Context: an optimization exercise on an open-source flow, tuned for small area, a short achievable clock period and few clock cycles. The choices shown serve that exercise and are no tape-out recipe. Function was checked by simulation only, so behaviour that the tests miss may differ from the original. No activity file was given, so power comes from the tool's default toggle rates.

**Wires after detailed routing**

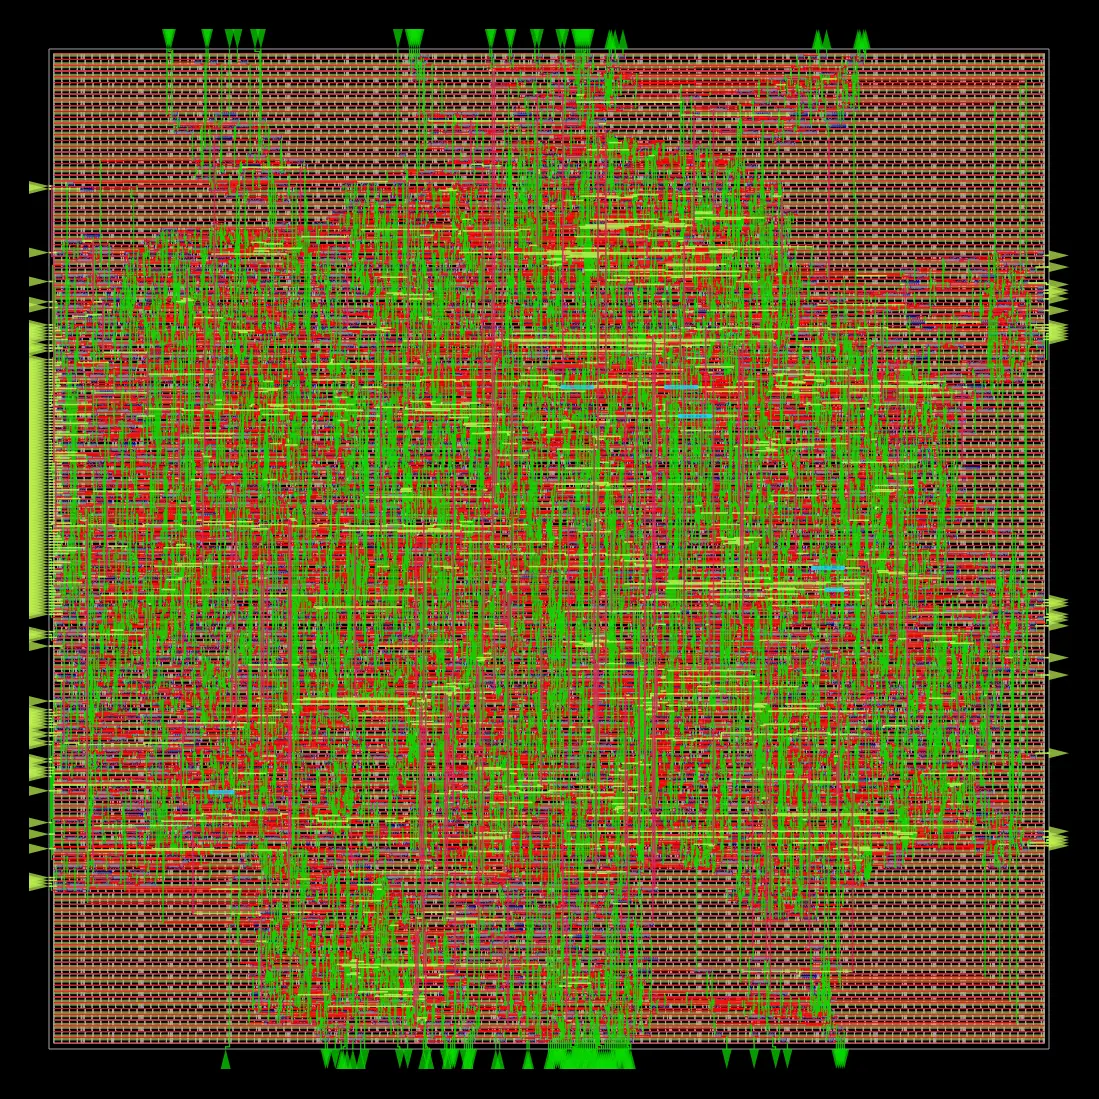
**Metal 3**

Drawn at 1 px/micron.
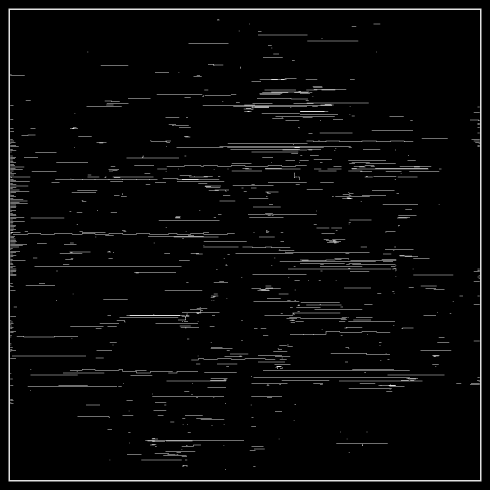
**The metal 4 layer**

Drawn at 1 px/micron.
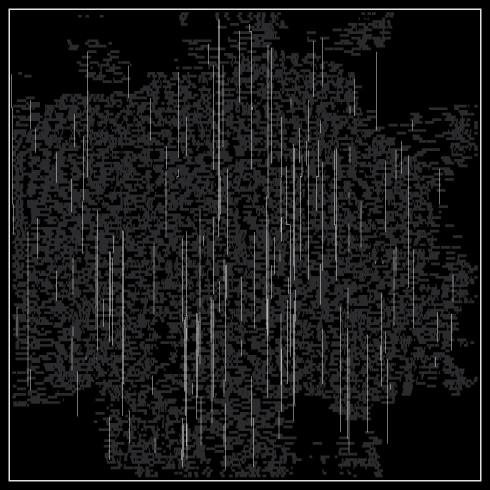
**Met2 routing**

Drawn at 1 px/micron.
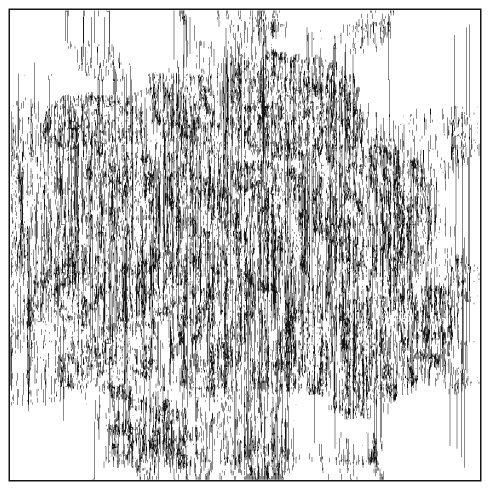
**Met1 routing**

Drawn at 1 px/micron.
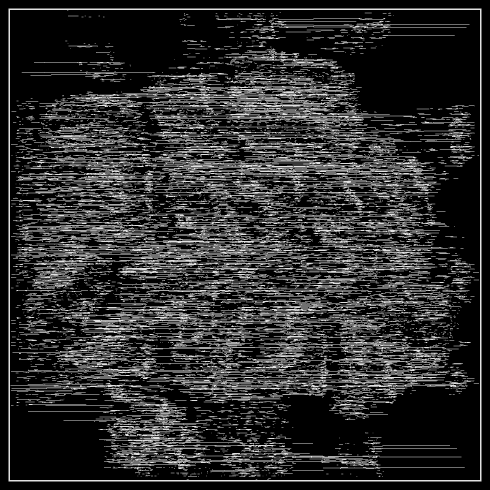
File: flow/config.mk
export PLATFORM = sky130hd
export DESIGN_NAME = MAC_TOP
export DESIGN_NICKNAME = MAC_TOP
export VERILOG_FILES = /design/flow/design.v
export SDC_FILE = /design/flow/constraint.sdc
export NUM_CORES = 4
export LEC_CHECK = 0
export CAP_MARGIN = 20
export CORE_MARGIN = 2
export CORE_UTILIZATION = 40
export SLEW_MARGIN = 20
File: flow/constraint.sdc
create_clock -name core_clock -period 6.5 [get_ports {CLK}]
set_input_delay 1.3000 -clock core_clock [delete_from_list [all_inputs] [get_ports {CLK}]]
set_output_delay 1.3000 -clock core_clock [all_outputs]
set_load 0.01 [all_outputs]
File: flow/design.v
module MAC_1X1_UNIT(
    input wire                  CLK,
    input wire                  RSTN,
    input wire                  en_x_i,
    input wire                  en_w_i,
    input wire                  stop_mac,
    input wire                  used_row,
    input wire  signed   [7:0]  x_i,
    input wire  signed   [7:0]  w_i,
    input wire  signed   [15:0] before_sum,
    output wire                 stop_mac_o,
    output wire                 used_row_o,
    output reg  signed   [7:0]  x_o,
    output reg  signed   [7:0]  w_o,
    output wire signed   [15:0] after_sum
);
    reg                 stop_mac_reg;
    reg                 used_row_reg;
    reg signed   [7:0]  WEIGHT;
    reg signed   [15:0] SUM;
    wire signed  [15:0] MUL;
    always @(posedge CLK or negedge RSTN) begin
        if(!RSTN) begin
            WEIGHT          <=  8'd0;
            stop_mac_reg    <=  1'b0;
            used_row_reg    <=  1'b0;
        end else if(en_w_i) begin
            WEIGHT          <=  w_i;
            used_row_reg    <=  used_row;
        end else begin
            WEIGHT          <=  WEIGHT;
            stop_mac_reg    <=  stop_mac;
            used_row_reg    <=  used_row_reg;
        end
    end
    assign  MUL         =   WEIGHT * x_i;
    always @(posedge CLK or negedge RSTN) begin
        if(!RSTN) begin
            SUM         <=  16'd0;
        end else if(en_w_i||stop_mac_reg||~used_row_reg) begin
            SUM         <=  16'd0;
        end else begin
            SUM         <=  before_sum + MUL;
        end
    end
    always @(posedge CLK or negedge RSTN) begin
        if(!RSTN) begin
            x_o             <=  8'd0;
            w_o             <=  8'd0;
        end else begin
            x_o             <=  x_i;
            w_o             <=  w_i;
        end
    end
    assign  after_sum   =   SUM;
    assign  stop_mac_o  =   stop_mac_reg;
    assign  used_row_o  =   used_row_reg;
endmodule
module MAC_4X1_COL(
    input wire  CLK,
    input wire  RSTN,
    input wire  en_x_i,
    input wire  en_w_i,
    input wire  stop_mac,
    input wire  used_row,
    input wire  signed  [15:0] before_sum_1,
    input wire  signed  [15:0] before_sum_2,
    input wire  signed  [15:0] before_sum_3,
    input wire  signed  [15:0] before_sum_4,
    input wire  signed  [7:0]  x_i,
    input wire  signed  [7:0]  w_i,
    output wire signed  [15:0] after_sum_1,
    output wire signed  [15:0] after_sum_2,
    output wire signed  [15:0] after_sum_3,
    output wire signed  [15:0] after_sum_4
);
    wire signed [7:0]   x_o         [0:3];
    wire signed [7:0]   w_o         [0:3];
    wire        [3:0]   stop_mac_o;
    wire        [3:0]   used_row_o;
    MAC_1X1_UNIT mac1 (
        .CLK(CLK),
        .RSTN(RSTN),
        .en_x_i(en_x_i),
        .en_w_i(en_w_i),
        .stop_mac(stop_mac),
        .used_row(used_row),
        .x_i(x_i),
        .w_i(w_i),
        .before_sum(before_sum_1),
        .stop_mac_o(stop_mac_o[0]),
        .used_row_o(used_row_o[0]),
        .x_o(x_o[0]),
        .w_o(w_o[0]),
        .after_sum(after_sum_1)
    );
    MAC_1X1_UNIT mac2 (
        .CLK(CLK),
        .RSTN(RSTN),
        .en_x_i(en_x_i),
        .en_w_i(en_w_i),
        .stop_mac(stop_mac_o[0]),
        .used_row(used_row_o[0]),
        .x_i(x_o[0]),
        .w_i(w_o[0]),
        .before_sum(before_sum_2),
        .stop_mac_o(stop_mac_o[1]),
        .used_row_o(used_row_o[1]),
        .x_o(x_o[1]),
        .w_o(w_o[1]),
        .after_sum(after_sum_2)
    );
    MAC_1X1_UNIT mac3 (
        .CLK(CLK),
        .RSTN(RSTN),
        .en_x_i(en_x_i),
        .en_w_i(en_w_i),
        .stop_mac(stop_mac_o[1]),
        .used_row(used_row_o[1]),
        .x_i(x_o[1]),
        .w_i(w_o[1]),
        .before_sum(before_sum_3),
        .stop_mac_o(stop_mac_o[2]),
        .used_row_o(used_row_o[2]),
        .x_o(x_o[2]),
        .w_o(w_o[2]),
        .after_sum(after_sum_3)
    );
    MAC_1X1_UNIT mac4 (
        .CLK(CLK),
        .RSTN(RSTN),
        .en_x_i(en_x_i),
        .en_w_i(en_w_i),
        .stop_mac(stop_mac_o[2]),
        .used_row(used_row_o[2]),
        .x_i(x_o[2]),
        .w_i(w_o[2]),
        .before_sum(before_sum_4),
        .stop_mac_o(stop_mac_o[3]),
        .used_row_o(used_row_o[3]),
        .x_o(x_o[3]),
        .w_o(w_o[3]),
        .after_sum(after_sum_4)
    );
endmodule
module MAC_4X4_ARRAY(
    input wire                  CLK,
    input wire                  RSTN,
    input wire                  en_x_i,
    input wire          [3:0]   en_w_i,
    input wire                  stop_mac,
    input wire                  used_row,
    input wire                  overwrite_sig,
    input wire  signed  [63:0]  RDATA_O,
    input wire  signed  [31:0]  x_i,
    input wire  signed  [31:0]  w_i,
    output wire signed  [63:0]  RESULT
);
    reg signed  [31:0]  I;
    reg signed  [31:0]  W;
    reg signed  [63:0]  RDATA_O_reg;
    reg         [3:0]   en_w_i_reg;
    reg                 stop_mac_pipe;
    reg                 used_row_pipe;
    always @(posedge CLK or negedge RSTN) begin
        if(!RSTN) begin
            I               <=  32'd0;
            W               <=  32'd0;
            stop_mac_pipe   <=  1'b0;
            used_row_pipe   <=  1'b0;
            RDATA_O_reg     <=  64'd0;
        end else begin
            I               <=  x_i;
            W               <=  w_i;
            stop_mac_pipe   <=  stop_mac;
            used_row_pipe   <=  used_row;
            RDATA_O_reg     <=  RDATA_O;
        end
    end
    always @(posedge CLK or negedge RSTN) begin
        if(!RSTN) begin
            en_w_i_reg      <=  4'd0;
        end else if(en_w_i)begin
            en_w_i_reg      <=  en_w_i;
        end else begin 
            en_w_i_reg      <=  en_w_i_reg;
        end
    end
    wire signed [7:0]  x_i_1;
    wire signed [7:0]  w_i_1;
    wire signed [7:0]  x_i_2;
    wire signed [7:0]  w_i_2;
    wire signed [7:0]  x_i_3;
    wire signed [7:0]  w_i_3;
    wire signed [7:0]  x_i_4;
    wire signed [7:0]  w_i_4;
    wire signed [15:0] after_sum_1 [0:3];
    wire signed [15:0] after_sum_2 [0:3];
    wire signed [15:0] after_sum_3 [0:3];
    wire signed [15:0] after_sum_4 [0:3];
    assign  x_i_1    =   I [31:24];
    assign  x_i_2    =   I [23:16];
    assign  x_i_3    =   I [15:8];
    assign  x_i_4    =   I [7:0];
    assign  w_i_1    =   W [31:24];
    assign  w_i_2    =   W [23:16];
    assign  w_i_3    =   W [15:8];
    assign  w_i_4    =   W [7:0];
    reg signed  [7:0]   x_i_2_1d;
    reg signed  [7:0]   x_i_3_2d        [0:1];
    reg signed  [7:0]   x_i_4_3d        [0:2];
    reg signed  [15:0]  RDATA_O_i_2_1d;
    reg signed  [15:0]  RDATA_O_i_3_2d  [0:1];
    reg signed  [15:0]  RDATA_O_i_4_3d  [0:2];
    reg                 stop_mac_2_1d;
    reg                 stop_mac_3_2d   [0:1];
    reg                 stop_mac_4_3d   [0:2];
    wire signed [15:0]  RDATA_O_i       [0:3];
    assign RDATA_O_i[0]  =   (overwrite_sig) ? RDATA_O_reg[63:48] : 16'd0;
    assign RDATA_O_i[1]  =   (overwrite_sig) ? RDATA_O_reg[47:32] : 16'd0;
    assign RDATA_O_i[2]  =   (overwrite_sig) ? RDATA_O_reg[31:16] : 16'd0;
    assign RDATA_O_i[3]  =   (overwrite_sig) ? RDATA_O_reg[15:0]  : 16'd0;
    always @(posedge CLK or negedge RSTN) begin
        if(!RSTN) begin
            x_i_4_3d[0]         <=  8'd0;
            x_i_4_3d[1]         <=  8'd0;
            x_i_4_3d[2]         <=  8'd0;
            x_i_3_2d[0]         <=  8'd0;
            x_i_3_2d[1]         <=  8'd0;
            x_i_2_1d            <=  8'd0;
            RDATA_O_i_4_3d[0]   <=  16'd0;
            RDATA_O_i_4_3d[1]   <=  16'd0;
            RDATA_O_i_4_3d[2]   <=  16'd0;
            RDATA_O_i_3_2d[0]   <=  16'd0;
            RDATA_O_i_3_2d[1]   <=  16'd0;
            RDATA_O_i_2_1d      <=  16'd0;
            stop_mac_4_3d[0]    <=  1'd0;
            stop_mac_4_3d[1]    <=  1'd0;
            stop_mac_4_3d[2]    <=  1'd0;
            stop_mac_3_2d[0]    <=  1'd0;
            stop_mac_3_2d[1]    <=  1'd0;
            stop_mac_2_1d       <=  1'd0;
        end else begin
            x_i_4_3d[0]         <=  x_i_4;
            x_i_4_3d[1]         <=  x_i_4_3d[0];
            x_i_4_3d[2]         <=  x_i_4_3d[1];
            x_i_3_2d[0]         <=  x_i_3;
            x_i_3_2d[1]         <=  x_i_3_2d[0];
            x_i_2_1d            <=  x_i_2;
            RDATA_O_i_4_3d[0]   <=  RDATA_O_i[3];
            RDATA_O_i_4_3d[1]   <=  RDATA_O_i_4_3d[0];
            RDATA_O_i_4_3d[2]   <=  RDATA_O_i_4_3d[1];
            RDATA_O_i_3_2d[0]   <=  RDATA_O_i[2];
            RDATA_O_i_3_2d[1]   <=  RDATA_O_i_3_2d[0];
            RDATA_O_i_2_1d      <=  RDATA_O_i[1];
            stop_mac_4_3d[0]    <=  stop_mac_pipe;
            stop_mac_4_3d[1]    <=  stop_mac_4_3d[0];
            stop_mac_4_3d[2]    <=  stop_mac_4_3d[1];
            stop_mac_3_2d[0]    <=  stop_mac_pipe;
            stop_mac_3_2d[1]    <=  stop_mac_3_2d[0];
            stop_mac_2_1d       <=  stop_mac_pipe;
        end
    end
    MAC_4X1_COL col1(
        .CLK(CLK),
        .RSTN(RSTN),
        .en_x_i(en_x_i),
        .en_w_i(en_w_i[3]),
        .stop_mac(stop_mac_pipe),
        .used_row(used_row_pipe),
        .before_sum_1(RDATA_O_i[0]),
        .before_sum_2(RDATA_O_i_2_1d),
        .before_sum_3(RDATA_O_i_3_2d[1]),
        .before_sum_4(RDATA_O_i_4_3d[2]),
        .x_i(x_i_1),
        .w_i(w_i_1),
        .after_sum_1(after_sum_1[0]),
        .after_sum_2(after_sum_1[1]),
        .after_sum_3(after_sum_1[2]),
        .after_sum_4(after_sum_1[3])
    );
    MAC_4X1_COL col2(
        .CLK(CLK),
        .RSTN(RSTN),
        .en_x_i(en_x_i),
        .en_w_i(en_w_i[2]),
        .stop_mac(stop_mac_2_1d),
        .used_row(used_row_pipe),
        .before_sum_1(after_sum_1[0]),
        .before_sum_2(after_sum_1[1]),
        .before_sum_3(after_sum_1[2]),
        .before_sum_4(after_sum_1[3]),
        .x_i(x_i_2_1d),
        .w_i(w_i_2),
        .after_sum_1(after_sum_2[0]),
        .after_sum_2(after_sum_2[1]),
        .after_sum_3(after_sum_2[2]),
        .after_sum_4(after_sum_2[3])
    );
    MAC_4X1_COL col3(
        .CLK(CLK),
        .RSTN(RSTN),
        .en_x_i(en_x_i),
        .en_w_i(en_w_i[1]),
        .stop_mac(stop_mac_3_2d[1]),
        .used_row(used_row_pipe),
        .before_sum_1(after_sum_2[0]),
        .before_sum_2(after_sum_2[1]),
        .before_sum_3(after_sum_2[2]),
        .before_sum_4(after_sum_2[3]),
        .x_i(x_i_3_2d[1]),
        .w_i(w_i_3),
        .after_sum_1(after_sum_3[0]),
        .after_sum_2(after_sum_3[1]),
        .after_sum_3(after_sum_3[2]),
        .after_sum_4(after_sum_3[3])
    );
    MAC_4X1_COL col4(
        .CLK(CLK),
        .RSTN(RSTN),
        .en_x_i(en_x_i),
        .en_w_i(en_w_i[0]),
        .stop_mac(stop_mac_4_3d[2]),
        .used_row(used_row_pipe),
        .before_sum_1(after_sum_3[0]),
        .before_sum_2(after_sum_3[1]),
        .before_sum_3(after_sum_3[2]),
        .before_sum_4(after_sum_3[3]),
        .x_i(x_i_4_3d[2]),
        .w_i(w_i_4),
        .after_sum_1(after_sum_4[0]),
        .after_sum_2(after_sum_4[1]),
        .after_sum_3(after_sum_4[2]),
        .after_sum_4(after_sum_4[3])
    );
    reg signed  [15:0]  row_1_3d    [0:2];
    reg signed  [15:0]  row_2_2d    [0:1];
    reg signed  [15:0]  row_3_1d;
    reg signed  [15:0]  after_sum   [0:3];
    always @(*) begin
        case(en_w_i_reg)
            4'b1111 : begin
                after_sum[0] = after_sum_4[0];
                after_sum[1] = after_sum_4[1];
                after_sum[2] = after_sum_4[2];
                after_sum[3] = after_sum_4[3];
            end
            4'b1110 : begin
                after_sum[0] = after_sum_3[0];
                after_sum[1] = after_sum_3[1];
                after_sum[2] = after_sum_3[2];
                after_sum[3] = after_sum_3[3];
            end
            4'b1100 : begin
                after_sum[0] = after_sum_2[0];
                after_sum[1] = after_sum_2[1];
                after_sum[2] = after_sum_2[2];
                after_sum[3] = after_sum_2[3];
            end
            4'b1000 : begin
                after_sum[0] = after_sum_1[0];
                after_sum[1] = after_sum_1[1];
                after_sum[2] = after_sum_1[2];
                after_sum[3] = after_sum_1[3];
            end
            default : begin
                after_sum[0] = after_sum_4[0];
                after_sum[1] = after_sum_4[1];
                after_sum[2] = after_sum_4[2];
                after_sum[3] = after_sum_4[3];
            end
        endcase
    end
    always @(posedge CLK or negedge RSTN) begin
        if(!RSTN) begin
            row_1_3d[0] <=  16'd0;
            row_1_3d[1] <=  16'd0;
            row_1_3d[2] <=  16'd0;
            row_2_2d[0] <=  16'd0;
            row_2_2d[1] <=  16'd0;
            row_3_1d    <=  16'd0;
        end else begin
            row_1_3d[0] <=  after_sum[0];
            row_1_3d[1] <=  row_1_3d[0];
            row_1_3d[2] <=  row_1_3d[1];
            row_2_2d[0] <=  after_sum[1];
            row_2_2d[1] <=  row_2_2d[0];
            row_3_1d    <=  after_sum[2];
        end
    end
    assign  RESULT  =   {row_1_3d[2], row_2_2d[1], row_3_1d, after_sum[3]};
endmodule
module MAC_TOP (
    input     wire              CLK,
    input     wire              RSTN,
    input     wire     [11:0]   MNT,
    input     wire              START,
    output    reg               DONE,
    output    wire              EN_I,
    output    wire    [2:0]     ADDR_I,
    input     wire    [63:0]    RDATA_I,
    output    wire              EN_W,
    output    wire    [2:0]     ADDR_W,
    input     wire    [63:0]    RDATA_W,
    output    wire              EN_O,
    output    wire              RW_O,
    output    wire    [3:0]     ADDR_O,
    output    wire    [63:0]    WDATA_O,
    input     wire    [63:0]    RDATA_O
);
    wire    [3:0]    M, N, T;
    assign  M       =   MNT [11:8];
    assign  N       =   MNT [7:4];
    assign  T       =   MNT [3:0];
    reg             prev_START;
    reg     [3:0]   state, next_state;
    parameter IDLE      =   4'b0000;
    parameter STOP      =   4'b1111;        
    parameter READY     =   4'b0001;
    parameter LOAD_W    =   4'b0010;
    parameter LOAD_I    =   4'b0100;
    parameter STORE_O   =   4'b1000;
    reg     [1:0]   where_w_reg, where_i_reg;
    reg     [10:0]  clock_cycle;
    always @(posedge CLK or negedge RSTN) begin
        if (!RSTN) begin
            state       <=  IDLE;
            prev_START  <=  1'b0;
            clock_cycle <=  11'd0 - 11'd2;
        end else begin
            state       <=  next_state;
            prev_START  <=  START;
            clock_cycle <=  clock_cycle + 11'd1;
        end
    end
    reg         [2:0]   addr_w_reg;
    reg         [2:0]   addr_i_reg; 
    reg         [3:0]   addr_o_reg;
    reg                 en_i_reg, 
                        en_w_reg, 
                        en_o_reg,
                        rw_o_reg;
    reg         [63:0]  wdata_o_reg;
    reg         [3:0]   cycle_count;
    reg         [3:0]   store_count;
    reg signed  [63:0]  RESULT_reg;
    wire        [2:0]   stage;
    assign  stage   =   {(M>4'd4),(N>4'd4),(T>4'd4)};
    reg     [2:0]   load_w_times, load_i_times;
    reg             overwrite_sig;
    reg     [3:0]   compute_cycle;
    always @(*) begin
        if((N>=4)) begin
            if(where_w_reg==2'd0||where_w_reg==2'd3) begin
                compute_cycle   =   (N-4'd4) + 4'd5; 
            end else begin 
                compute_cycle   =   4'd9;
            end
        end else begin 
            compute_cycle       =   N + 4'd5;
        end
    end
    always @(*) begin
        DONE            =   1'b0;
        case (state)
            IDLE: begin
                next_state      =   (START)                             ? READY     :   IDLE;
                DONE            =   1'b0;
            end
            STOP: begin
                next_state      =   IDLE;
                DONE            =   1'b1;
            end
            READY:  next_state  =   LOAD_W;          
            LOAD_W: next_state  =   (addr_w_reg[1:0]==2'b00)            ? LOAD_I    :   LOAD_W;
            LOAD_I: begin
                if((T >= compute_cycle)) begin
                    next_state  =   (cycle_count==compute_cycle+4'd1)   ? STORE_O   :   LOAD_I;
                end else begin 
                    next_state  =   (cycle_count==compute_cycle)        ? STORE_O   :   LOAD_I;
                end
            end
            STORE_O: begin 
                case(stage)
                    3'd0: begin
                        if(store_count==T) begin
                            next_state      =   STOP;
                        end else begin
                            next_state      =   STORE_O;
                        end
                    end
                    3'd1: begin
                        if(store_count==T) begin
                            next_state      =   STOP;
                        end else begin
                            next_state      =   STORE_O;
                        end
                    end
                    3'd2: begin
                        if(store_count==T) begin
                            if(load_w_times>=2'd2) begin
                                next_state      =   STOP;
                            end else begin
                                next_state      =   READY;
                            end
                        end else begin
                            next_state      =   STORE_O;
                        end
                    end
                    3'd3: begin  
                        if(store_count==T) begin
                            if(load_w_times>=2'd2) begin
                                next_state  =   STOP;
                            end else begin
                                next_state  =   READY;
                            end 
                        end else begin
                            next_state      =   STORE_O;
                        end
                    end
                    3'd4: begin
                        if(store_count==T) begin
                            if(load_w_times>=2'd2) begin
                                next_state  =   STOP;
                            end else begin
                                next_state  =   READY;
                            end
                        end else begin
                            next_state      =   STORE_O;
                        end
                    end
                    3'd5: begin  
                        if(store_count==T) begin
                            if(load_w_times>=2'd2) begin
                                next_state  =   STOP;
                            end else begin
                                next_state  =   READY;
                            end
                        end else begin
                            next_state      =   STORE_O;
                        end
                    end
                    3'd6: begin  
                        if(store_count==T) begin
                            if(load_w_times == 2'd1) begin 
                                next_state  =   READY;
                            end else if(load_w_times == 2'd2) begin 
                                next_state  =   READY;
                            end else if(load_w_times == 2'd3) begin 
                                next_state  =   READY;
                            end else begin
                                next_state  =   STOP;
                            end
                        end else begin
                            next_state      =   STORE_O;
                        end
                    end
                    3'd7: begin  
                        if(store_count==T) begin
                            if(load_w_times==1) begin 
                                next_state  =   READY;
                            end else if(load_w_times==2) begin 
                                next_state  =   READY;
                            end else if(load_w_times==3) begin 
                                next_state  =   READY;
                            end else begin
                                next_state  =   STOP;
                            end
                        end else begin
                            next_state      =   STORE_O;
                        end
                    end
                    default:    begin
                        next_state  =   IDLE;
                    end
                endcase
            end            
            default:    begin
                next_state  =   IDLE;
            end
        endcase
    end
    reg     [2:0]   up_addr_reg, down_addr_reg;
    reg             save;
    reg             stop_mac_reg;
    reg             used_row_reg;
    always @(*) begin
        if((stage==3'd2)||(stage==3'd3)) begin
            overwrite_sig   =   (load_w_times>=3'd2);
        end else if((stage==3'd6)||(stage==3'd7)) begin
            overwrite_sig   =   (load_w_times>=3'd3);
        end else begin 
            overwrite_sig   =   1'b0;
        end
    end
    always @(posedge CLK or negedge RSTN) begin
        if (!RSTN) begin
            addr_i_reg      <=  3'd0;
            addr_w_reg      <=  3'd0;
            addr_o_reg      <=  4'd0;
            en_i_reg        <=  1'b0;
            en_w_reg        <=  1'b0;
            en_o_reg        <=  1'b0;
            rw_o_reg        <=  1'b0;
            wdata_o_reg     <=  64'd0;
            cycle_count     <=  4'd0;
            load_w_times    <=  2'd0;
            load_i_times    <=  2'd0;
            up_addr_reg     <=  3'b011;
            down_addr_reg   <=  3'b111;
            stop_mac_reg    <=  1'b0;
            used_row_reg    <=  1'b0;    
            where_w_reg     <=  2'd1;
            where_i_reg     <=  2'd1;      
            save            <=  1'b1;
        end else begin
            if(M>4) begin
                used_row_reg    <=  (addr_w_reg[1:0] <= M[1:0]-2'd1) ? 1'b1 : ~addr_w_reg[2];
            end else begin 
                used_row_reg    <=  (addr_w_reg[1:0] <= M[1:0]-2'd1) ? 1'b1 : 1'b0;
            end
            case (state)
                IDLE: begin
                    addr_i_reg      <=  3'd0;
                    addr_w_reg      <=  3'd0;
                    addr_o_reg      <=  4'd0;
                    en_i_reg        <=  1'b0;
                    en_w_reg        <=  1'b0;
                    en_o_reg        <=  1'b0;
                    rw_o_reg        <=  1'b0;
                    wdata_o_reg     <=  64'd0;
                    cycle_count     <=  4'd0;
                    store_count     <=  4'd0;
                    load_w_times    <=  2'd0;
                    load_i_times    <=  2'd0;
                    up_addr_reg     <=  3'b011;
                    down_addr_reg   <=  3'b111;
                    stop_mac_reg    <=  1'b0;
                    where_w_reg     <=  2'd1;
                    where_i_reg     <=  2'd1;
                    save            <=  1'b1;
                end
                READY: begin
                    addr_i_reg      <=  3'd0;
                    addr_w_reg      <=  3'b111;
                    addr_o_reg      <=  4'd0;
                    en_i_reg        <=  1'b0;
                    en_w_reg        <=  1'b0;
                    en_o_reg        <=  1'b0;
                    rw_o_reg        <=  1'b0;
                    wdata_o_reg     <=  64'd0;
                    cycle_count     <=  4'd0;
                    store_count     <=  4'd0;
                    load_w_times    <=  load_w_times + 2'd1;
                    load_i_times    <=  load_i_times;
                    up_addr_reg     <=  3'b011;
                    down_addr_reg   <=  3'b111;
                    stop_mac_reg    <=  stop_mac_reg;
                    save            <=  1'b1;
                end
                LOAD_W: begin
                    if(addr_w_reg[1:0]==2'b00) begin
                        en_w_reg            <=  1'b0;
                    end else begin
                        en_w_reg            <=  1'b1;
                        if(where_w_reg==2'd0 || where_w_reg==2'd1) begin
                            addr_w_reg      <=  up_addr_reg;
                            up_addr_reg     <=  up_addr_reg - 3'd1;
                        end else begin
                            addr_w_reg      <=  down_addr_reg;
                            down_addr_reg   <=  down_addr_reg - 3'd1;
                        end
                    end
                end
                LOAD_I: begin
                    if ((cycle_count == 4'd0)&&(T == 4'd1)) begin
                        stop_mac_reg    <=  1'b0;
                        en_i_reg        <=  1'b1;
                        cycle_count     <=  4'd1;
                        addr_i_reg      <=  3'd0;
                        en_o_reg        <=  overwrite_sig;
                        rw_o_reg        <=  1'b0;  
                        addr_o_reg      <=  {3'd0,(where_w_reg==2'd2||where_w_reg==2'd3)};
                    end else if (cycle_count == 4'd0) begin
                        stop_mac_reg    <=  1'b0;
                        en_i_reg        <=  1'b1;
                        cycle_count     <=  4'd1;
                        addr_i_reg      <=  3'd0;
                        en_o_reg        <=  overwrite_sig;
                        rw_o_reg        <=  1'b0;  
                        addr_o_reg      <=  {3'd0,(where_w_reg==2'd2||where_w_reg==2'd3)};
                    end else if (cycle_count<(T-4'd1)) begin 
                        addr_i_reg      <=  addr_i_reg + 3'd1;
                        cycle_count     <=  cycle_count + 4'd1;
                        addr_o_reg      <=  addr_o_reg  +4'd2;
                    end else if (cycle_count==(T-4'd1)) begin
                        addr_i_reg      <=  addr_i_reg + 3'd1;
                        cycle_count     <=  cycle_count + 4'd1;
                        addr_o_reg      <=  addr_o_reg  +4'd2;
                    end else if (cycle_count==T) begin
                        stop_mac_reg    <=  1'b1;
                        en_i_reg        <=  1'b0;
                        addr_i_reg      <=  3'd0;
                        cycle_count     <=  cycle_count + 4'd1;
                        en_o_reg        <=  1'b0;
                        addr_o_reg      <=  {3'd0,(where_w_reg==2'd2||where_w_reg==2'd3)};
                    end else if (cycle_count==compute_cycle) begin
                        load_i_times    <=  load_i_times + 2'd1;
                        stop_mac_reg    <=  1'b1;
                        en_i_reg        <=  1'b0;
                        addr_i_reg      <=  3'd0;
                        cycle_count     <=  4'd0;              
                    end else begin
                        cycle_count     <=  cycle_count + 4'd1;
                    end
                end
                STORE_O: begin
                    case(stage)
                        3'd0: begin
                            if(store_count==T) begin
                                where_i_reg     <=   2'd1;
                                where_w_reg     <=   2'd1;
                            end else begin
                                where_w_reg     <=   where_w_reg;
                                where_i_reg     <=   where_i_reg;
                            end
                        end
                        3'd1: begin
                            if(store_count==T) begin
                                where_i_reg     <=   2'd1;
                                where_w_reg     <=   2'd1;
                            end else begin
                                where_w_reg     <=   where_w_reg;
                                where_i_reg     <=   where_i_reg;
                            end
                        end
                        3'd2: begin
                            if(store_count==T) begin
                                if(load_w_times>=2'd2) begin
                                    where_w_reg     <=   2'd1;
                                    where_i_reg     <=   2'd1;
                                end else begin
                                    where_w_reg     <=   2'd0;
                                    where_i_reg     <=   2'd0;
                                end
                            end else begin
                                where_w_reg     <=   where_w_reg;
                                where_i_reg     <=   where_i_reg;
                            end
                        end
                        3'd3: begin  
                            if(store_count==T) begin
                                if(load_w_times>=2'd2) begin
                                    where_w_reg     <=   2'd1;
                                    where_i_reg     <=   2'd1;
                                end else begin
                                    where_w_reg     <=   2'd0;
                                    where_i_reg     <=   2'd0;
                                end 
                            end else begin
                                where_w_reg     <=   where_w_reg;
                                where_i_reg     <=   where_i_reg;
                            end
                        end
                        3'd4: begin
                            if(store_count==T) begin
                                if(load_w_times>=2'd2) begin
                                    where_w_reg     <=   2'd1;
                                    where_i_reg     <=   2'd1;
                                end else begin
                                    where_w_reg     <=   2'd2;
                                    where_i_reg     <=   2'd1;
                                end
                            end else begin
                                where_w_reg     <=   where_w_reg;
                                where_i_reg     <=   where_i_reg;
                            end
                        end
                        3'd5: begin  
                            if(store_count==T) begin
                                if(load_w_times>=2'd1) begin
                                    where_w_reg     <=   2'd2;
                                    where_i_reg     <=   2'd2;
                                end else begin
                                    where_w_reg     <=   2'd1;
                                    where_i_reg     <=   2'd1;
                                end
                            end else begin
                                where_w_reg     <=   where_w_reg;
                                where_i_reg     <=   where_i_reg;
                            end
                        end
                        3'd6: begin  
                            if(store_count==T) begin
                                if(load_w_times == 2'd1) begin 
                                    where_w_reg     <=   2'd2;
                                    where_i_reg     <=   2'd1;
                                end else if(load_w_times == 2'd2) begin 
                                    where_w_reg     <=   2'd0;
                                    where_i_reg     <=   2'd0;
                                end else if(load_w_times == 2'd3) begin 
                                    where_w_reg     <=   2'd3;
                                    where_i_reg     <=   2'd0;
                                end else begin
                                    where_w_reg     <=   2'd1;
                                    where_i_reg     <=   2'd1;
                                end
                            end else begin
                                where_w_reg     <=   where_w_reg;
                                where_i_reg     <=   where_i_reg;
                            end
                        end
                        3'd7: begin  
                            if(store_count==T) begin
                                if(load_w_times==1) begin 
                                    where_w_reg     <=   2'd2;
                                    where_i_reg     <=   2'd1;
                                end else if(load_w_times==2) begin 
                                    where_w_reg     <=   2'd0;
                                    where_i_reg     <=   2'd0;
                                end else if(load_w_times==3) begin 
                                    where_w_reg     <=   2'd3;
                                    where_i_reg     <=   2'd0;
                                end else begin
                                    where_w_reg     <=   2'd1;
                                    where_i_reg     <=   2'd1;
                                end
                            end else begin
                                where_w_reg     <=   where_w_reg;
                                where_i_reg     <=   where_i_reg;
                            end
                        end
                        default:    begin
                            where_w_reg     <=   2'd1;
                            where_i_reg     <=   2'd1;
                        end
                    endcase
                    if(store_count==4'd0) begin
                        en_o_reg    <=  1'b1;
                        rw_o_reg    <=  1'b1;  
                        wdata_o_reg <=  RESULT_reg;
                        addr_o_reg  <=  {3'd0,(where_w_reg==2'd2||where_w_reg==2'd3)};
                        store_count <=  4'd1;
                    end else if(store_count < T) begin
                        addr_o_reg  <=  addr_o_reg + 4'd2;
                        store_count <=  store_count + 4'd1;
                        wdata_o_reg <=  RESULT_reg;
                    end else if(store_count == T) begin
                        en_o_reg    <=  1'b0;
                        rw_o_reg    <=  1'b0;  
                        addr_o_reg  <=  4'd0;
                        store_count <=  4'd0;
                        wdata_o_reg <=  RESULT_reg;
                    end else begin
                        store_count <=  4'd0;
                        en_o_reg    <=  1'b0;
                        rw_o_reg    <=  1'b0;  
                    end
                end
                STOP: begin
                    case(stage)
                        3'd0, 3'd2: begin 
                            if(save) begin
                                en_o_reg    <=  1'b1;
                                wdata_o_reg <=  64'd0;
                                rw_o_reg    <=  1'b1;
                                addr_o_reg  <=  T * 4'd2;
                                save        <=  1'b0;
                            end else if(addr_o_reg == 4'd14)begin
                                addr_o_reg  <=  4'd1;
                            end else if(addr_o_reg == 4'd15)begin 
                                en_o_reg    <=  1'b0;
                            end else begin 
                                addr_o_reg  <=  addr_o_reg  +   4'd2;
                            end
                        end
                        3'd1, 3'd3: begin 
                            if(T<4'd8) begin
                                if(save) begin
                                    en_o_reg    <=  1'b1;
                                    wdata_o_reg <=  64'd0;
                                    rw_o_reg    <=  1'b1;
                                    addr_o_reg  <=  T * 4'd2;
                                    save        <=  1'b0;
                                end else if(addr_o_reg == 4'd14)begin
                                    addr_o_reg  <=  4'd1;
                                end else if(addr_o_reg == 4'd15)begin 
                                    en_o_reg    <=  1'b0;
                                end else begin 
                                    addr_o_reg  <=  addr_o_reg  +   4'd2;
                                end
                            end else begin
                                if(save) begin
                                    en_o_reg    <=  1'b1;
                                    wdata_o_reg <=  64'd0;
                                    rw_o_reg    <=  1'b1;
                                    addr_o_reg  <=  4'd1;
                                    save        <=  1'b0;
                                end else if(addr_o_reg == 4'd15)begin 
                                    en_o_reg    <=  1'b0;
                                end else begin 
                                    addr_o_reg  <=  addr_o_reg  +   4'd2;
                                end
                            end
                        end
                        3'd4, 3'd6: begin
                            if(save) begin
                                en_o_reg    <=  1'b1;
                                rw_o_reg    <=  1'b1;
                                wdata_o_reg <=  64'd0;
                                addr_o_reg  <=  T * 4'd2;
                                save        <=  1'b0;
                            end else if(addr_o_reg == 4'd14)begin
                                addr_o_reg  <=  4'd2*T + 4'd1;
                            end else if(addr_o_reg == 4'd15)begin 
                                en_o_reg    <=  1'b0;
                            end else begin 
                                addr_o_reg  <=  addr_o_reg  +   4'd2;
                            end
                        end
                        3'd5, 3'd7: begin
                            if(T<4'd8) begin
                                if(save) begin
                                    en_o_reg    <=  1'b1;
                                    rw_o_reg    <=  1'b1;
                                    wdata_o_reg <=  64'd0;
                                    addr_o_reg  <=  T * 4'd2;
                                    save        <=  1'b0;
                                end else if(addr_o_reg == 4'd14)begin
                                    addr_o_reg  <=  4'd2 * T + 4'd1;
                                end else if(addr_o_reg == 4'd15)begin 
                                    en_o_reg    <=  1'b0;
                                end else begin 
                                    addr_o_reg  <=  addr_o_reg  +   4'd2;
                                end
                            end else begin 
                                en_o_reg    <=  1'b0;
                                rw_o_reg    <=  1'b0;
                                addr_o_reg  <=  4'd0;
                            end
                        end
                        default: begin
                            en_o_reg    <=  1'b0;
                            rw_o_reg    <=  1'b0;
                            addr_o_reg  <=  4'd0;
                        end
                    endcase
                end
                default : begin
                    addr_i_reg      <=  3'd0;
                    addr_w_reg      <=  3'd0;
                    addr_o_reg      <=  4'd0;
                    en_i_reg        <=  1'b0;
                    en_w_reg        <=  1'b0;
                    en_o_reg        <=  1'b0;
                    rw_o_reg        <=  1'b0;
                    wdata_o_reg     <=  64'd0;
                    cycle_count     <=  4'd0;
                    load_w_times    <=  2'd0;
                    load_i_times    <=  2'd0;
                    up_addr_reg     <=  3'b011;
                    down_addr_reg   <=  3'b111;
                    stop_mac_reg    <=  1'b0;
                    used_row_reg    <=  1'b0;    
                    where_w_reg     <=  2'd1;
                    where_i_reg     <=  2'd1;      
                    save            <=  1'b1;
                end
            endcase 
        end
    end
    reg [63:0] WDATA_O_reg;
    assign  EN_I    =   en_i_reg;
    assign  ADDR_I  =   addr_i_reg;
    assign  EN_W    =   en_w_reg;
    assign  ADDR_W  =   addr_w_reg;
    assign  EN_O    =   en_o_reg;
    assign  RW_O    =   rw_o_reg;
    assign  ADDR_O  =   addr_o_reg;
    assign  WDATA_O =   WDATA_O_reg;
    always @(*) begin
        if(state==STOP) begin
            WDATA_O_reg =   64'd0;
        end else begin
            WDATA_O_reg =   ((T >= compute_cycle)) ? wdata_o_reg : RESULT_reg;
        end
    end
    reg     [63:0]  I;
    wire    [31:0]  x_i;
    wire    [31:0]  upper_I, lower_I;
    always @(*) begin
        case (N)
            4'd1: I =   {RDATA_I[63:56], {56{1'b0}}};
            4'd2: I =   {RDATA_I[63:48], {48{1'b0}}};
            4'd3: I =   {RDATA_I[63:40], {40{1'b0}}};
            4'd4: I =   {RDATA_I[63:32], {32{1'b0}}};
            4'd5: I =   {RDATA_I[63:24], {24{1'b0}}};
            4'd6: I =   {RDATA_I[63:16], {16{1'b0}}};
            4'd7: I =   {RDATA_I[63:8],  {8{1'b0}}};
            4'd8: I =   RDATA_I;
            default: I = 64'd0;  
        endcase
    end
    assign  upper_I =   I[63:32];
    assign  lower_I =   I[31:0];
    assign  x_i     =   (where_i_reg==2'd1 || where_i_reg==2'd2) ? upper_I : lower_I;
    reg     [63:0]  W;
    wire    [31:0]  w_i;
    wire    [31:0]  upper_W, lower_W;
    always @(*) begin
        case (N)
            4'd1: W =   {RDATA_W[63:56], {56{1'b0}}};
            4'd2: W =   {RDATA_W[63:48], {48{1'b0}}};
            4'd3: W =   {RDATA_W[63:40], {40{1'b0}}};
            4'd4: W =   {RDATA_W[63:32], {32{1'b0}}};
            4'd5: W =   {RDATA_W[63:24], {24{1'b0}}};
            4'd6: W =   {RDATA_W[63:16], {16{1'b0}}};
            4'd7: W =   {RDATA_W[63:8],  {8{1'b0}}};
            4'd8: W =   RDATA_W;
            default: W = 64'd0;  
        endcase
    end
    assign  upper_W =   W[63:32];
    assign  lower_W =   W[31:0];
    assign  w_i     =   (where_w_reg==2'd1 || where_w_reg==2'd2) ? upper_W : lower_W;
    wire    stop_mac;
    assign  stop_mac    =   stop_mac_reg;
    reg     [3:0]   en_col;
    wire    [3:0]   shift;
    assign  shift =  (where_w_reg==2'd0||where_w_reg==2'd3) ? (4'd8 - N) : 4'd0;
    always @(*) begin
        if(EN_W) begin
            if(N>4) begin 
                en_col  =   4'b1111 << shift;
            end else begin
                en_col  =   4'b1111 << (4'd4 - N);
            end
        end else begin
            en_col = 4'd0;
        end
    end
    reg             en_x_i_2d [0:1];
    reg     [3:0]   en_w_i_2d [0:1];
    always @(posedge CLK or negedge RSTN) begin
        if(!RSTN) begin
            en_x_i_2d[0] <=  0;
            en_x_i_2d[1] <=  0;
            en_w_i_2d[0] <=  0;
            en_w_i_2d[1] <=  0;
        end else begin
            en_x_i_2d[0] <=  EN_I;
            en_x_i_2d[1] <=  en_x_i_2d[0];
            en_w_i_2d[0] <=  en_col;
            en_w_i_2d[1] <=  en_w_i_2d[0];
        end
    end
    wire [63:0] RESULT;
    wire        used_row;
    assign used_row =   used_row_reg;
    MAC_4X4_ARRAY MAC_array(
        .CLK(CLK),
        .RSTN(RSTN),
        .stop_mac(stop_mac),
        .used_row(used_row),
        .overwrite_sig(overwrite_sig),
        .RDATA_O(RDATA_O),
        .en_x_i(en_x_i_2d[1]),
        .en_w_i(en_w_i_2d[1]),
        .x_i(x_i),
        .w_i(w_i),
        .RESULT(RESULT)
    );
    always @(posedge CLK or negedge RSTN) begin
        if(!RSTN) begin
            RESULT_reg  <=  64'd0;
        end else begin
            RESULT_reg  <=  RESULT;
        end
    end
endmodule
File: flow/run.sh
#!/bin/bash
# synth_recipe.tcl (not shown) runs the flow's synth.tcl, then flattens the netlist and writes it again
# the make line also repeats each setting of config.mk as NAME=value (left out here)
make -C /OpenROAD-flow-scripts/flow DESIGN_CONFIG=/design/flow/config.mk WORK_HOME=/design/flow/orfs CLKGATE_MAP_FILE= SYNTH_SCRIPT=/design/flow/synth_recipe.tcl finish
==> summary.txt <==
Drt
  • Pre-antenna DRT Iters: 6
  • WL per Instance: 19.7 microns
  • Via-per-instance ratio: 4.95
  • Remaining DRCs: 0
  • ANT nets after route: 0
  • DRT iter0 DRCs: 3702

Setup path
  • Crit path from: MNT[4]
  • Flop2flop setup slack: 660 ps
  • FF-to-FF path depth: 23
  • Kind of critical path: input port to flop
  • Critical path buffers and inverters: 7
  • Setup crit end: MAC_array.col1.mac1.SUM[15]$_DFF_PN0_
  • Stages on the worst setup path: 24
  • Slowest stage delay, CP: 560 ps
  • CP startpoint kind: input port
  • Worst path most repeated cell: fa_1
  • Worst endpoint required time: 7210 ps
  • Worst path cell trace: clkdlybuf4s50_1, inv_1, ha_4, inv_1, a21o_1, o21ai_0, buf_4, a21oi_4, buf_12, buf_4, nand2_1, fa_1, fa_1, inv_1, fa_1, fa_1, fa_1, ha_1, o21ai_1, o21bai_2, o2111ai_2, a21oi_1, or3_1, a21oi_1
  • Worst setup EP type: flop
  • Reg2reg end: MAC_array.col1.mac1.SUM[15]$_DFF_PN0_
  • CP max stage cell: fa_1
  • Delay-heaviest family, CP: adder cells

Clocking
  • CTS sink count: 1163
  • Clk slew on worst S/H paths: 60 ps
  • Worst skew pair latency: 810 ps
  • # H-tree levels: 4
  • Cts-stage hold buffer count: 0
  • CTS tree: built
  • TritonCTS buffer count: 135
  • Clk buf depth: 3
  • Root Buffer: clkbuf_16

Cells and area
  • Non-clk bufs: 397
  • Nets: 10300
  • Comb_multi_in: 5171
  • Area of the multi-input gates: 51500 sq um
  • Area Overhead vs Synth: 13.0%
  • Fill count: 20200
  • Commonest non-fill, non-tap cells in the layout: 1459 x inv_1, 1147 x dfrtp_1, 1136 x fa_1, 773 x nand2_1, 629 x ha_1
  • FFs & Latches: 1163
  • Inverters: 1460
  • Share of layout cells above drive strength 1: 0.0665
  • Clkbuf count: 173
  • Non-clk buf share: 0.0392
  • Largest class: multi-input combinational cells
  • Commonest non-fill, non-tap cell in the layout: inv_1
  • Inserted Diodes: 10
  • Layout clock area frac: 0.0467
  • Register area: 29100 sq um
  • Fraction of area in multi-input gates: 0.525

Power and ir drop
  • Pint: 20.1 mW
  • Leak pwr: 47.6 nW
  • Power Dens Cells: 351 nW/um^2
  • Combinational Power Share: 0.457
  • Clk pwr share: 0.227
  • Sw Share: 0.416
  • Sw power: 14.3 mW
  • Worst IR Drop VDD: 0.331 mV
  • Sequential power share: 0.316

Worst hold path
  • Hold endpoint: MAC_array.row_1_3d[2][1]$_DFF_PN0_
  • Hold Path Class: flop to flop
  • Worst hold start: MAC_array.row_1_3d[1][1]$_DFF_PN0_
  • Hold Path Stages: 0

Timing
  • Fin. Hold Viols: 0
  • Slew Limit Fails: 0
  • RSZ-0062 raised after global routing: false
  • Final worst-path cycle share: 0.963
  • Final setup TNS: 0 ps
  • Max_slew headroom: 0.293
  • Min Tclk post-route: 6260 ps
  • Max frequency: 160 MHz
  • Worst slew pin tran: 1060 ps
  • Setup violations, final: 0

Synthesis
  • Average size of a mapped cell: 10.9 sq um
  • Cells after synthesis: 7997
  • Number of flops mapped to enable cells by yosys: 4
  • Top cells by area, synth: dfrtp_1 33%, fa_1 26%, ha_1 9.1%
  • Yosys warns: 26
  • Synthesized area: 86900 sq um
  • Main synth FF type: dfrtp_1
  • Synth async-reset ratio: 0.997
  • Unique cell type count in the Yosys netlist: 80
  • Yosys reg bits: 1163
  • Syn_nets: 9970
  • Yosys top cell by area: dfrtp_1

Floorplanning
  • Core outline area: 217000 sq um
  • Die Wd: 470 microns
  • TAP cells: 2854
  • Die span in y: 470 microns
  • Die area: 221000 sq um

Place
  • Gp weighted congestion: 0.892
  • DPL Wire Length: 180000 microns
  • Port bufs: 285
  • Pre-CTS setup slack: -670 ps

GRT
  • First-pass GRT wire length: 351000 microns
  • Initial antenna violation count: 22
  • Tot GR Track Use: 0.207
  • Largest net degree at the start of global routing: 167
  • Vias in the first global route: 60500

Outcome
  • Outcome: no timing/DRC/antenna violations

Job
  • Max-Cap Viols: 0
Testbench counts, summed over its fixed seeds: cycles 18,268.
Back to the opening pictures, 'wires after detailed routing':
top layer in use: met5
routed via count: 55900

Back to the opening pictures, 'metal 3':
longest straight run = 156 microns
wire length on this layer = 11100 microns
share of all routed wire = 5.0%

Back to the opening pictures, 'the metal 4 layer':
nets with wire on the layer = 111
wire length on this layer = 9480 microns
main direction = vertical
longest straight run = 218 microns
DRT Wirelength: 223000 microns

Back to the opening pictures, 'met2 routing':
nets with wire on the layer = 8697
main direction = vertical
wire length on this layer = 105 mm
longest straight run = 151 microns
share of all routed wire = 47%
met2 Resource Use GR: 0.337

Back to the opening pictures, 'met1 routing':
share of all routed wire = 44%
longest straight run = 203 microns
wire length on this layer = 96.9 mm
global-route track usage on met1: 0.274

==> cells in the mapped netlist, types with 15 or more instances <==
master / number
a211oi_1: 22
a21o_1: 38
a21oi_1: 166
a221oi_1: 50
a222oi_1: 15
a22o_1: 73
and2_1: 548
and3_1: 73
buf_2: 19
clkbuf_1: 161
dfrtp_1: 1151
fa_1: 1136
ha_1: 630
inv_1: 1460
mux2_2: 156
mux2i_1: 86
nand2_1: 773
nand2b_1: 136
nand3_1: 39
nor2_1: 321
nor2b_1: 67
nor3_1: 125
o211ai_1: 20
o21a_1: 64
o21ai_0: 141
o21ba_2: 15
o21bai_1: 15
o41ai_1: 16
or3_1: 15
xnor2_1: 207
xor2_1: 44
==> power by group through the flow <==
stage / Clock [mW] / Sequential (mW) / Combinational [mW]
final: 7.81 / 10.9 / 15.7
after global routing: 8.35 / 11.1 / 18.1
after CTS: 8.05 / 10.9 / 15.9
after detailed placement: 0 / 11.0 / 15.7
after global placement: 0 / 11.0 / 15.3
after floorplan: 0 / 9.56 / 11.9
==> routing by layer <==
metal	share of wire	global-route usage	up-vias
met1	0.44	0.274	28500
met5	0.00032	0	-
met2	0.47	0.337	1351
li1	-	-	25700
met4	0.043	0.0817	12
met3	0.050	0.0352	351
==> cells by family (layout without fill, tap and decap cells) <==
logic type	after synthesis	count (layout)	share of synthesized area
flops	1163	1163	0.335
xor+xnor	252	252	0.0256
fa+ha+maj	1766	1766	0.353
mux	243	243	0.0303
compound gates	774	774	0.0633
other cells	0	10	0
buf+inv	1663	2093	0.0725
simple gates	2136	2136	0.121
==> worst reg2reg max path, delay by kind of cell (launching register included) <==
| kind | cells | cell delay (ps) |
|---|---|---|
| simple gates | 2 | 540 |
| flops | 1 | 430 |
| compound gates | 8 | 1120 |
| fa+ha+maj | 8 | 3170 |
| buf+inv | 5 | 520 |
==> per-stage QoR <==
stage	hold WS (ps)	utilization	power, mW	instance area [sq um]	std cells
5_1_grt	351	0.453	37.5	98200	11300
3_5_place_dp	335	0.432	26.7	93500	11000
3_3_place_gp	332	0.432	26.3	93500	11000
6_report	344	0.453	34.4	98200	11300
2_1_floorplan	331	-	21.5	86900	7997
4_1_cts	345	0.453	34.8	98100	11300
==> repair_timing <==
item                                    CTS  global route
resized for setup                         0             3
endpoints found under the setup margin    0             3
setup buffers                             0             3

==> port drivers added, routing unchanged <==
In the flow no input, the clock included, has a driving cell. The finished layout below was timed again as built, in two steps. Step 1 (the two cells are an assumption about what drives the block):
set clk [get_ports {CLK}]
set_driving_cell -lib_cell sky130_fd_sc_hd__clkbuf_16 $clk
set_driving_cell -lib_cell sky130_fd_sc_hd__buf_2 [delete_from_list [all_inputs] $clk]
Step 2, shift: input delay + t, output delay - t, t = (earliest + latest rising clock arrival at the registers) / 2. This alone moves slack from input paths to output paths. Three values: no drivers, after step 1, after step 2; two values: the first two.
shift t [ns]: 0.889
setup slack, ns: 0.239 / 0.217 / -0.672
worst slew at a driven data input, ns: 0.13
Met with ideal ports but missed after step 2: setup timing in this run. The setup slack of this run moves by -0.022 ns with the drivers and by -0.911 ns with both steps.
